Background: an optimization exercise with open tools, aiming at small area. Do not read the settings as production practice. The RTL was checked by simulation tests, not by an equivalence proof against the original design.

[flow/design.v]
module signed_divider (
    input signed [15:0] A,    
    input signed [15:0] B,    
    output reg [19:0] Y      
);
reg signed [31:0] dividend;
reg signed [31:0] divisor;
reg signed [31:0] quotient;
reg [31:0] remainder;
reg [9:0] fractional;
reg [1:0] sign;
always @(*) begin
    sign = 0;
    dividend = A;
    divisor = B;
    if (A < 0) sign = sign ^ 1;
    if (B < 0) sign = sign ^ 1;
    dividend = (A < 0) ? -A : A;
    divisor = (B < 0) ? -B : B;
    if (divisor == 0) begin
        quotient = 0;
        fractional = 0;
        remainder = 0;
    end else begin
        quotient = dividend / divisor;
        remainder = dividend % divisor;
        fractional = (remainder << 10) / divisor;
    end
    Y = {sign, quotient[8:0], fractional[9:0]};
end
endmodule
module UART_send(
    clk,
    rstn,
    tx_flag_i,
    tx_data_i,
    tx_done,
    uart_tx
);
    parameter   CLK_FREQ = 27_000_000;
    parameter   BAUD_RATE = 115200;
    localparam  BAUD_CLK = CLK_FREQ/BAUD_RATE;
    input wire                      clk;
    input wire                      rstn;
    input wire [7:0]                tx_data_i;
    input wire                      tx_flag_i;
    output reg                      uart_tx;
    output reg                      tx_done;
    reg                             tx_en;
    reg                             flag_bit;
    reg         [8:0]               cnt_baud;
    reg         [3:0]               cnt_bit;
    always @(posedge clk or negedge rstn) begin
        if(!rstn) begin
            tx_en <= 1'b0;
        end
        else if (cnt_bit == 4'd9 && flag_bit == 1'b1) begin
            tx_en <= 1'b0;
        end
        else if (tx_flag_i) begin
            tx_en <= 1'b1;
        end
    end
    always @(posedge clk or negedge rstn) begin
        if(!rstn) begin
            cnt_baud <= 9'd0;
        end
        else if (cnt_baud == BAUD_CLK-1 || tx_en == 0) begin
            cnt_baud <= 9'd0;
        end
        else begin
            cnt_baud <= cnt_baud + 9'd1;
        end
    end
    always @(posedge clk or negedge rstn) begin
        if(!rstn) begin
            flag_bit <= 1'b0;
        end
        else if (cnt_baud == 9'd1) begin
            flag_bit <= 1'b1;
        end
        else begin
            flag_bit <= 1'b0;
        end
    end
    always @(posedge clk or negedge rstn) begin
        if(!rstn) begin
            cnt_bit <= 4'd0;
            tx_done <= 1'd0;
        end
        else if (cnt_bit == 4'd9 && flag_bit == 1'b1) begin
            cnt_bit <= 4'd0;
            tx_done <= 1'b1;
        end
        else if (flag_bit == 1'b1 && tx_en == 1'b1) begin
            cnt_bit <= cnt_bit + 4'd1;
            tx_done <= 1'b0;
        end
        else begin
            cnt_bit <= cnt_bit;
            tx_done <= 1'b0;
        end
    end
    always @(posedge clk or negedge rstn) begin
        if(!rstn) begin
            uart_tx <= 1'd1;
        end
        else if (flag_bit == 1'b1) begin
            case (cnt_bit)
                0:  uart_tx <= 1'd0;
                1:  uart_tx <= tx_data_i[0];
                2:  uart_tx <= tx_data_i[1];
                3:  uart_tx <= tx_data_i[2];
                4:  uart_tx <= tx_data_i[3];
                5:  uart_tx <= tx_data_i[4];
                6:  uart_tx <= tx_data_i[5];
                7:  uart_tx <= tx_data_i[6];
                8:  uart_tx <= tx_data_i[7];
                9:  uart_tx <= 1'd1;
                default : uart_tx <= 1'd1;     
            endcase
        end
    end
endmodule
module UART_driver(
    clk,
    rstn,
    rpm0_ready,
    rpm1_ready,
    rpm2_ready,
    rpm3_ready,
    rpm0_data_o,
    rpm1_data_o,
    rpm2_data_o,
    rpm3_data_o,
    u_valid_o,
    u_chn_o,
    u_data_o,
    stop,
    uart_tx
);
    parameter CLK_FREQ = 27_000_000;
    parameter BAUD_RATE = 1_350_000;
    localparam  CHN_WIDTH = 3;
    parameter DATA_WIDTH = 16;
    parameter OUTPUT_RATE = 10_000;
    input  wire                     clk;
    input  wire                     rstn;
    input wire                      rpm0_ready;
    input wire                      rpm1_ready;
    input wire                      rpm2_ready;
    input wire                      rpm3_ready;
    input wire  [DATA_WIDTH-1:0]    rpm0_data_o;
    input wire  [DATA_WIDTH-1:0]    rpm1_data_o;
    input wire  [DATA_WIDTH-1:0]    rpm2_data_o;
    input wire  [DATA_WIDTH-1:0]    rpm3_data_o;
    input wire                      u_valid_o;
    input wire  [CHN_WIDTH-1:0]     u_chn_o;
    input wire  [DATA_WIDTH-1:0]    u_data_o;
    input wire  [3:0]               stop;
    output wire                     uart_tx;
    reg     [31:0]          cnt_clk;
    reg     [3:0]           xcnt;
    reg     [2:0]           cnt_chn;
    reg     [DATA_WIDTH-1:0]    rpm_data_ch0;
    reg     [DATA_WIDTH-1:0]    rpm_data_ch1;
    reg     [DATA_WIDTH-1:0]    rpm_data_ch2;
    reg     [DATA_WIDTH-1:0]    rpm_data_ch3;
    reg     [DATA_WIDTH-1:0]    u_data_ch0;
    reg     [DATA_WIDTH-1:0]    u_data_ch1;
    reg     [DATA_WIDTH-1:0]    u_data_ch2;
    reg     [DATA_WIDTH-1:0]    u_data_ch3;
    wire    [19:0]          friction_ch0;
    wire    [19:0]          friction_ch1;
    wire    [19:0]          friction_ch2;
    wire    [19:0]          friction_ch3;
    reg     [19:0]          data_out;
    reg     [7:0]           data;
    wire                    flag_tx_begin;
    wire                    tx_done;
    wire                    flag_invalid_data;
    wire    [8:0]           int_part;
    wire    [9:0]           frac_part;
    reg     [3:0]           data_hund;
    reg     [3:0]           data_tens;
    reg     [3:0]           data_ones;
    reg     [3:0]           data_tenths;
    reg     [3:0]           data_hundths;
    reg     [3:0]           data_thouths;
    always @(posedge clk or negedge rstn) begin
        if (!rstn) begin
            rpm_data_ch0 <= 0;
            rpm_data_ch1 <= 0;
            rpm_data_ch2 <= 0;
            rpm_data_ch3 <= 0;
        end
        else begin
            if (rpm0_ready == 1'b1)
                rpm_data_ch0 <= rpm0_data_o;
            else
                rpm_data_ch0 <= rpm_data_ch0;
            if (rpm1_ready == 1'b1)
                rpm_data_ch1 <= rpm1_data_o;
            else
                rpm_data_ch1 <= rpm_data_ch1;
            if (rpm2_ready == 1'b1)
                rpm_data_ch2 <= rpm2_data_o;
            else
                rpm_data_ch2 <= rpm_data_ch2;
            if (rpm3_ready == 1'b1)
                rpm_data_ch3 <= rpm3_data_o;
            else
                rpm_data_ch3 <= rpm_data_ch3;
        end
    end
    always @(posedge clk or negedge rstn) begin
        if(!rstn) begin
            u_data_ch0 <= 0;
            u_data_ch1 <= 0;
            u_data_ch2 <= 0;
            u_data_ch3 <= 0;
        end
        else if(u_valid_o == 1'b1 && u_chn_o == 0) begin
            u_data_ch0 <= u_data_o;
        end
        else if(u_valid_o == 1'b1 && u_chn_o == 1) begin
            u_data_ch1 <= u_data_o;
        end
        else if(u_valid_o == 1'b1 && u_chn_o == 2) begin
            u_data_ch2 <= u_data_o;
        end
        else if(u_valid_o == 1'b1 && u_chn_o == 3) begin
            u_data_ch3 <= u_data_o;
        end
    end
    always @(posedge clk or negedge rstn) begin
        if(!rstn) begin
            cnt_chn <= 0;
            data_out <= 0;
        end
        else begin
            case(cnt_chn)
                0:  data_out <= stop[0] ? 0 : friction_ch2;
                1:  data_out <= stop[1] ? 0 : friction_ch3;
                2:  data_out <= stop[2] ? 0 : friction_ch2;
                3:  data_out <= stop[3] ? 0 : friction_ch3;
                default: data_out <= 0;
            endcase
            if(xcnt == 4'd10) begin
                if(cnt_chn==1)
                    cnt_chn <= 0;
                else
                    cnt_chn <= cnt_chn + 1;
            end
        end
    end
    always @(posedge clk or negedge rstn) begin
        if(!rstn)
            xcnt <= 0;
        else if(tx_done)
            xcnt <= xcnt + 1;
        else if(xcnt == 4'd10)
            xcnt <= 0;
        else
            xcnt <= xcnt;
    end
    always @(posedge clk or negedge rstn) begin
        if(!rstn) begin
            cnt_clk <= 0;
        end
        else if (flag_tx_begin) begin
            cnt_clk <= 0;
        end
        else begin
            cnt_clk <= cnt_clk + 1;
        end
    end
    assign flag_tx_begin = (cnt_clk == CLK_FREQ/(11*OUTPUT_RATE) - 1);
    assign flag_invalid_data = data_hund == 0 && data_tens == 0 && data_ones == 0 && data_tenths == 0 && data_hundths == 0 && data_thouths == 0;
    assign int_part = data_out[18:10];
    assign frac_part = data_out[9:0];
    always @(posedge clk or negedge rstn) begin
        if(!rstn) begin
            data_hund <= 0;
            data_tens <= 0;
            data_ones <= 0;
            data_tenths <= 0;
            data_hundths <= 0;
            data_thouths <= 0;
        end
        else begin
            data_hund <= (int_part / 100) % 10;
            data_tens <= (int_part / 10) % 10;
            data_ones <= int_part % 10;
            data_tenths <= ((frac_part * 10) / 1024) % 10;
            data_hundths <= ((frac_part * 100) / 1024) % 10;
            data_thouths <= ((frac_part * 1000) / 1024) % 10;
        end
    end
    always @(*) begin
        case (xcnt)
            0:  data = hex_data({1'd0, cnt_chn});
            1:  data = data_out[19] ? "-" : "+";
            2:  data = hex_data(data_hund);
            3:  data = hex_data(data_tens);
            4:  data = hex_data(data_ones);
            5:  data = ".";
            6:  data = hex_data(data_tenths);
            7:  data = hex_data(data_hundths);
            8:  data = hex_data(data_thouths);
            9:  data = (cnt_chn == 3'd1)? "\n" : " ";
            10: data = (cnt_chn == 3'd1)? "\r" : " ";
            default: data = 6'h30;  
        endcase
    end
    function [7:0] hex_data;
        input [3:0] data_i;
        begin
            case(data_i)
                4'd0: hex_data = 6'h30;
                4'd1: hex_data = 6'h31;
                4'd2: hex_data = 6'h32;
                4'd3: hex_data = 6'h33;
                4'd4: hex_data = 6'h34;
                4'd5: hex_data = 6'h35;
                4'd6: hex_data = 6'h36;
                4'd7: hex_data = 6'h37;
                4'd8: hex_data = 6'h38;
                4'd9: hex_data = 6'h39;
                4'd10: hex_data = 6'h39;
                4'd11: hex_data = 6'h39;
                4'd12: hex_data = 6'h39;
                4'd13: hex_data = 6'h39;
                4'd14: hex_data = 6'h39;
                4'd15: hex_data = 6'h39;
                default: hex_data = 6'h30;
            endcase
        end
    endfunction
    UART_send #(.CLK_FREQ(CLK_FREQ), .BAUD_RATE(BAUD_RATE)) UART_send_inst(
        .clk        (clk),
        .rstn       (rstn),
        .tx_flag_i  (flag_tx_begin),
        .tx_data_i  (data),
        .tx_done    (tx_done),
        .uart_tx    (uart_tx)
    );
    signed_divider signed_divider_inst0(
        .A(u_data_ch0),
        .B(rpm_data_ch0),
        .Y(friction_ch0)
    );
    signed_divider signed_divider_inst1(
        .A(u_data_ch1),
        .B(rpm_data_ch1),
        .Y(friction_ch1)
    );
    signed_divider signed_divider_inst2(
        .A(u_data_ch2),
        .B(rpm_data_ch2),
        .Y(friction_ch2)
    );
    signed_divider signed_divider_inst3(
        .A(u_data_ch3),
        .B(rpm_data_ch3),
        .Y(friction_ch3)
    );
endmodule
[flow/run.sh]
#!/bin/bash
# synth_recipe.tcl (not shown) runs the flow's synth.tcl, then flattens the netlist and writes it again
# the make line also repeats each setting of config.mk as NAME=value (left out here)
make -C /OpenROAD-flow-scripts/flow DESIGN_CONFIG=/design/flow/config.mk WORK_HOME=/design/flow/orfs CLKGATE_MAP_FILE= SYNTH_SCRIPT=/design/flow/synth_recipe.tcl finish
[flow/config.mk]
export PLATFORM = sky130hd
export DESIGN_NAME = UART_driver
export DESIGN_NICKNAME = UART_driver
export VERILOG_FILES = /design/flow/design.v
export SDC_FILE = /design/flow/constraint.sdc
export NUM_CORES = 4
export LEC_CHECK = 0
export CAP_MARGIN = 20
export CORE_MARGIN = 2
export CORE_UTILIZATION = 40
export SLEW_MARGIN = 20
[flow/constraint.sdc]
create_clock -name core_clock -period 200.0 [get_ports {clk}]
set_input_delay 40.0000 -clock core_clock [delete_from_list [all_inputs] [get_ports {clk}]]
set_output_delay 40.0000 -clock core_clock [all_outputs]
set_load 0.01 [all_outputs]
The worst timing path:
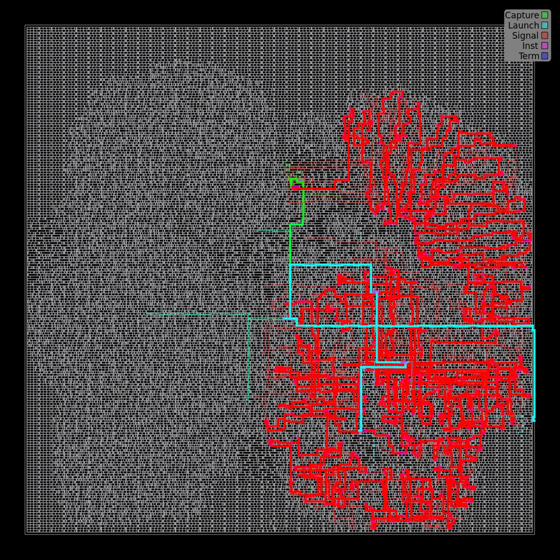
worst setup margin: 20.32 ns
Period minus WS final: 179.68 ns
Final Util: 43.1%
Post-Layout Cell Count: 23200
setup tns final: 0 ns

==> impl_metrics.ini <==
[sta]
fin_crit_sh_pct = 89.8
maxSlewHeadroom_pct = 14.5
finalHoldViolations = 0
fin_skew_ns = 0.0725

[layout]
nonClockInverterCount = 773
syn2layout_area_growth_pct = 7.49
largest_class = multi-input gates
antenna_cells = 2
seq_share_pct = 2.98
nNonClkBuffers = 323
top_regs = cnt_clk (32), data_out (20)
nFillCells = 33500
layout-drive-gt1-share_pct = 5.30
buffer_area_share_pct = 1.88
layout_commonest_cell = ha_1

[critical_path]
critPathLaunchType = register
reg2reg_to = data_out[0]
cpLargestDelayFamily = compound AO/OA/AOI/OAI gates
cp.arrival_ns = 180.08
r2r_slack_ns = 20.32
critPathKind = register to register
cp-endpoint = data_out[0]
crit_cells = 657
worst_path_most_repeated_cell = ha_1
crit_slowest_cell = o311ai_0

[detailed_routing]
drt-initial-drc-count = 10800
topRoutingLayerUsed = met5
wl_met2_um = 205000
detail-route-antenna-nets = 0
vias = 139000
first_pass_iters = 6
met3_length_um = 24000
wl_met1_um = 210000
wl_per_cell_um = 19.5

[floorplan]
tap_cells = 4180
die-area_sq_mm = 0.323
ios = 95
core_sq_mm = 0.317
start_util_pct = 40.1
die_x_um = 568

[clock_network]
clkTransAtPathRegs_ns = 0.13
cts_tree = built
h-tree-depth = 4
cts_resized = 0
cts_inserted_buffers = 25
clkLatencyLatePin_ns = 0.61
root_buffer = clkbuf_16

[global_route]
grt.total_usage_pct = 26.8
antenna_found_initial = 11
first_global_vias = 127000
grt_max_degree = 73
grt.met1_usage_pct = 36.6

[synth]
synth-edff-count = 0
ys_async_sr_fraction_pct = 100
synth_compound_area_share_pct = 32.9
syn_area_sq_mm = 0.127
synth_seq_cells = 163
synth.area.top_cells = ha_1, a21oi_1, nor2_1, xnor2_1, nand2_1
synthMuxAreaShare_pct = 3.16
synth_top_family_by_area = compound AO/OA/AOI/OAI gates

[placed_design]
dpl-instance-area_sq_mm = 0.136
pre_cts_ws_ns = 24.64
gp_congestion = 0.966

[hold_path]
hold_depth = 0

[pwr]
power_frac_seq_pct = 0
p_clk_share_pct = 0
clk-power_uw = 42.8
power.group.top = combinational cells
switching_power_uw = 575000
p_per_area_mw_per_mm2 = 7340
finalPower_uw = 1010000
leakagePower_uw = 0.0652

[outcome]
status = complete, no violations
Pin map:
Pins as bars across the die edge, other pins in gray.
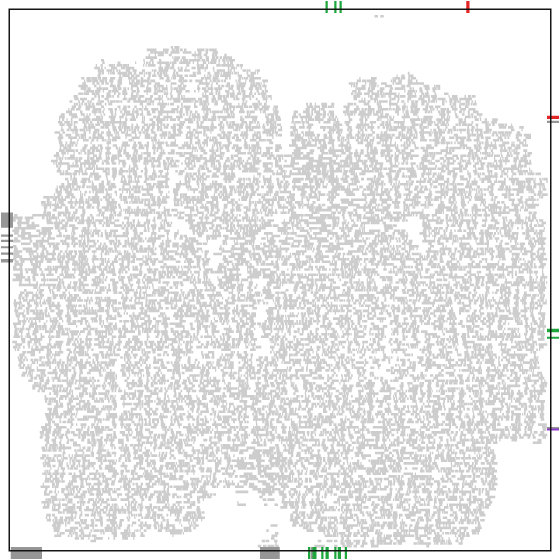
[red] stop | pins: 4 | direction: input | edge: 2 north, 2 east
[purple] clk | pins: 1 | direction: input | edge: east
[green] rpm3_data_o | pins: 16 | direction: input | edge: 10 south, 3 north, 3 east

==> separate check: timing with driven ports <==
How much do the figures lean on ideal ports? The routed layout below was timed once more, with nothing changed but the port constraints. Step 1 (the two cells are an assumption about what drives the block):
set clk [get_ports {clk}]
set_driving_cell -lib_cell sky130_fd_sc_hd__clkbuf_16 $clk
set_driving_cell -lib_cell sky130_fd_sc_hd__buf_2 [delete_from_list [all_inputs] $clk]
Step 2, shift: input delay + t, output delay - t, t = (earliest + latest rising clock arrival at the registers) / 2. This alone moves slack from input paths to output paths. Three values: no drivers, after step 1, after step 2; two values: the first two.
shift t [ns]: 0.658
setup WS [ns]: 20.317 / 20.317 / 20.317
worst setup path after step 2: register to register
latest minus earliest clock arrival (ns): 0.079 / 0.079
slew at the worst register clock pin (ns): 0.13 / 0.13
After both steps setup and hold are still met in this run. For this run, drivers alone change the setup slack by 0.000 ns; drivers and shift together by 0.000 ns.
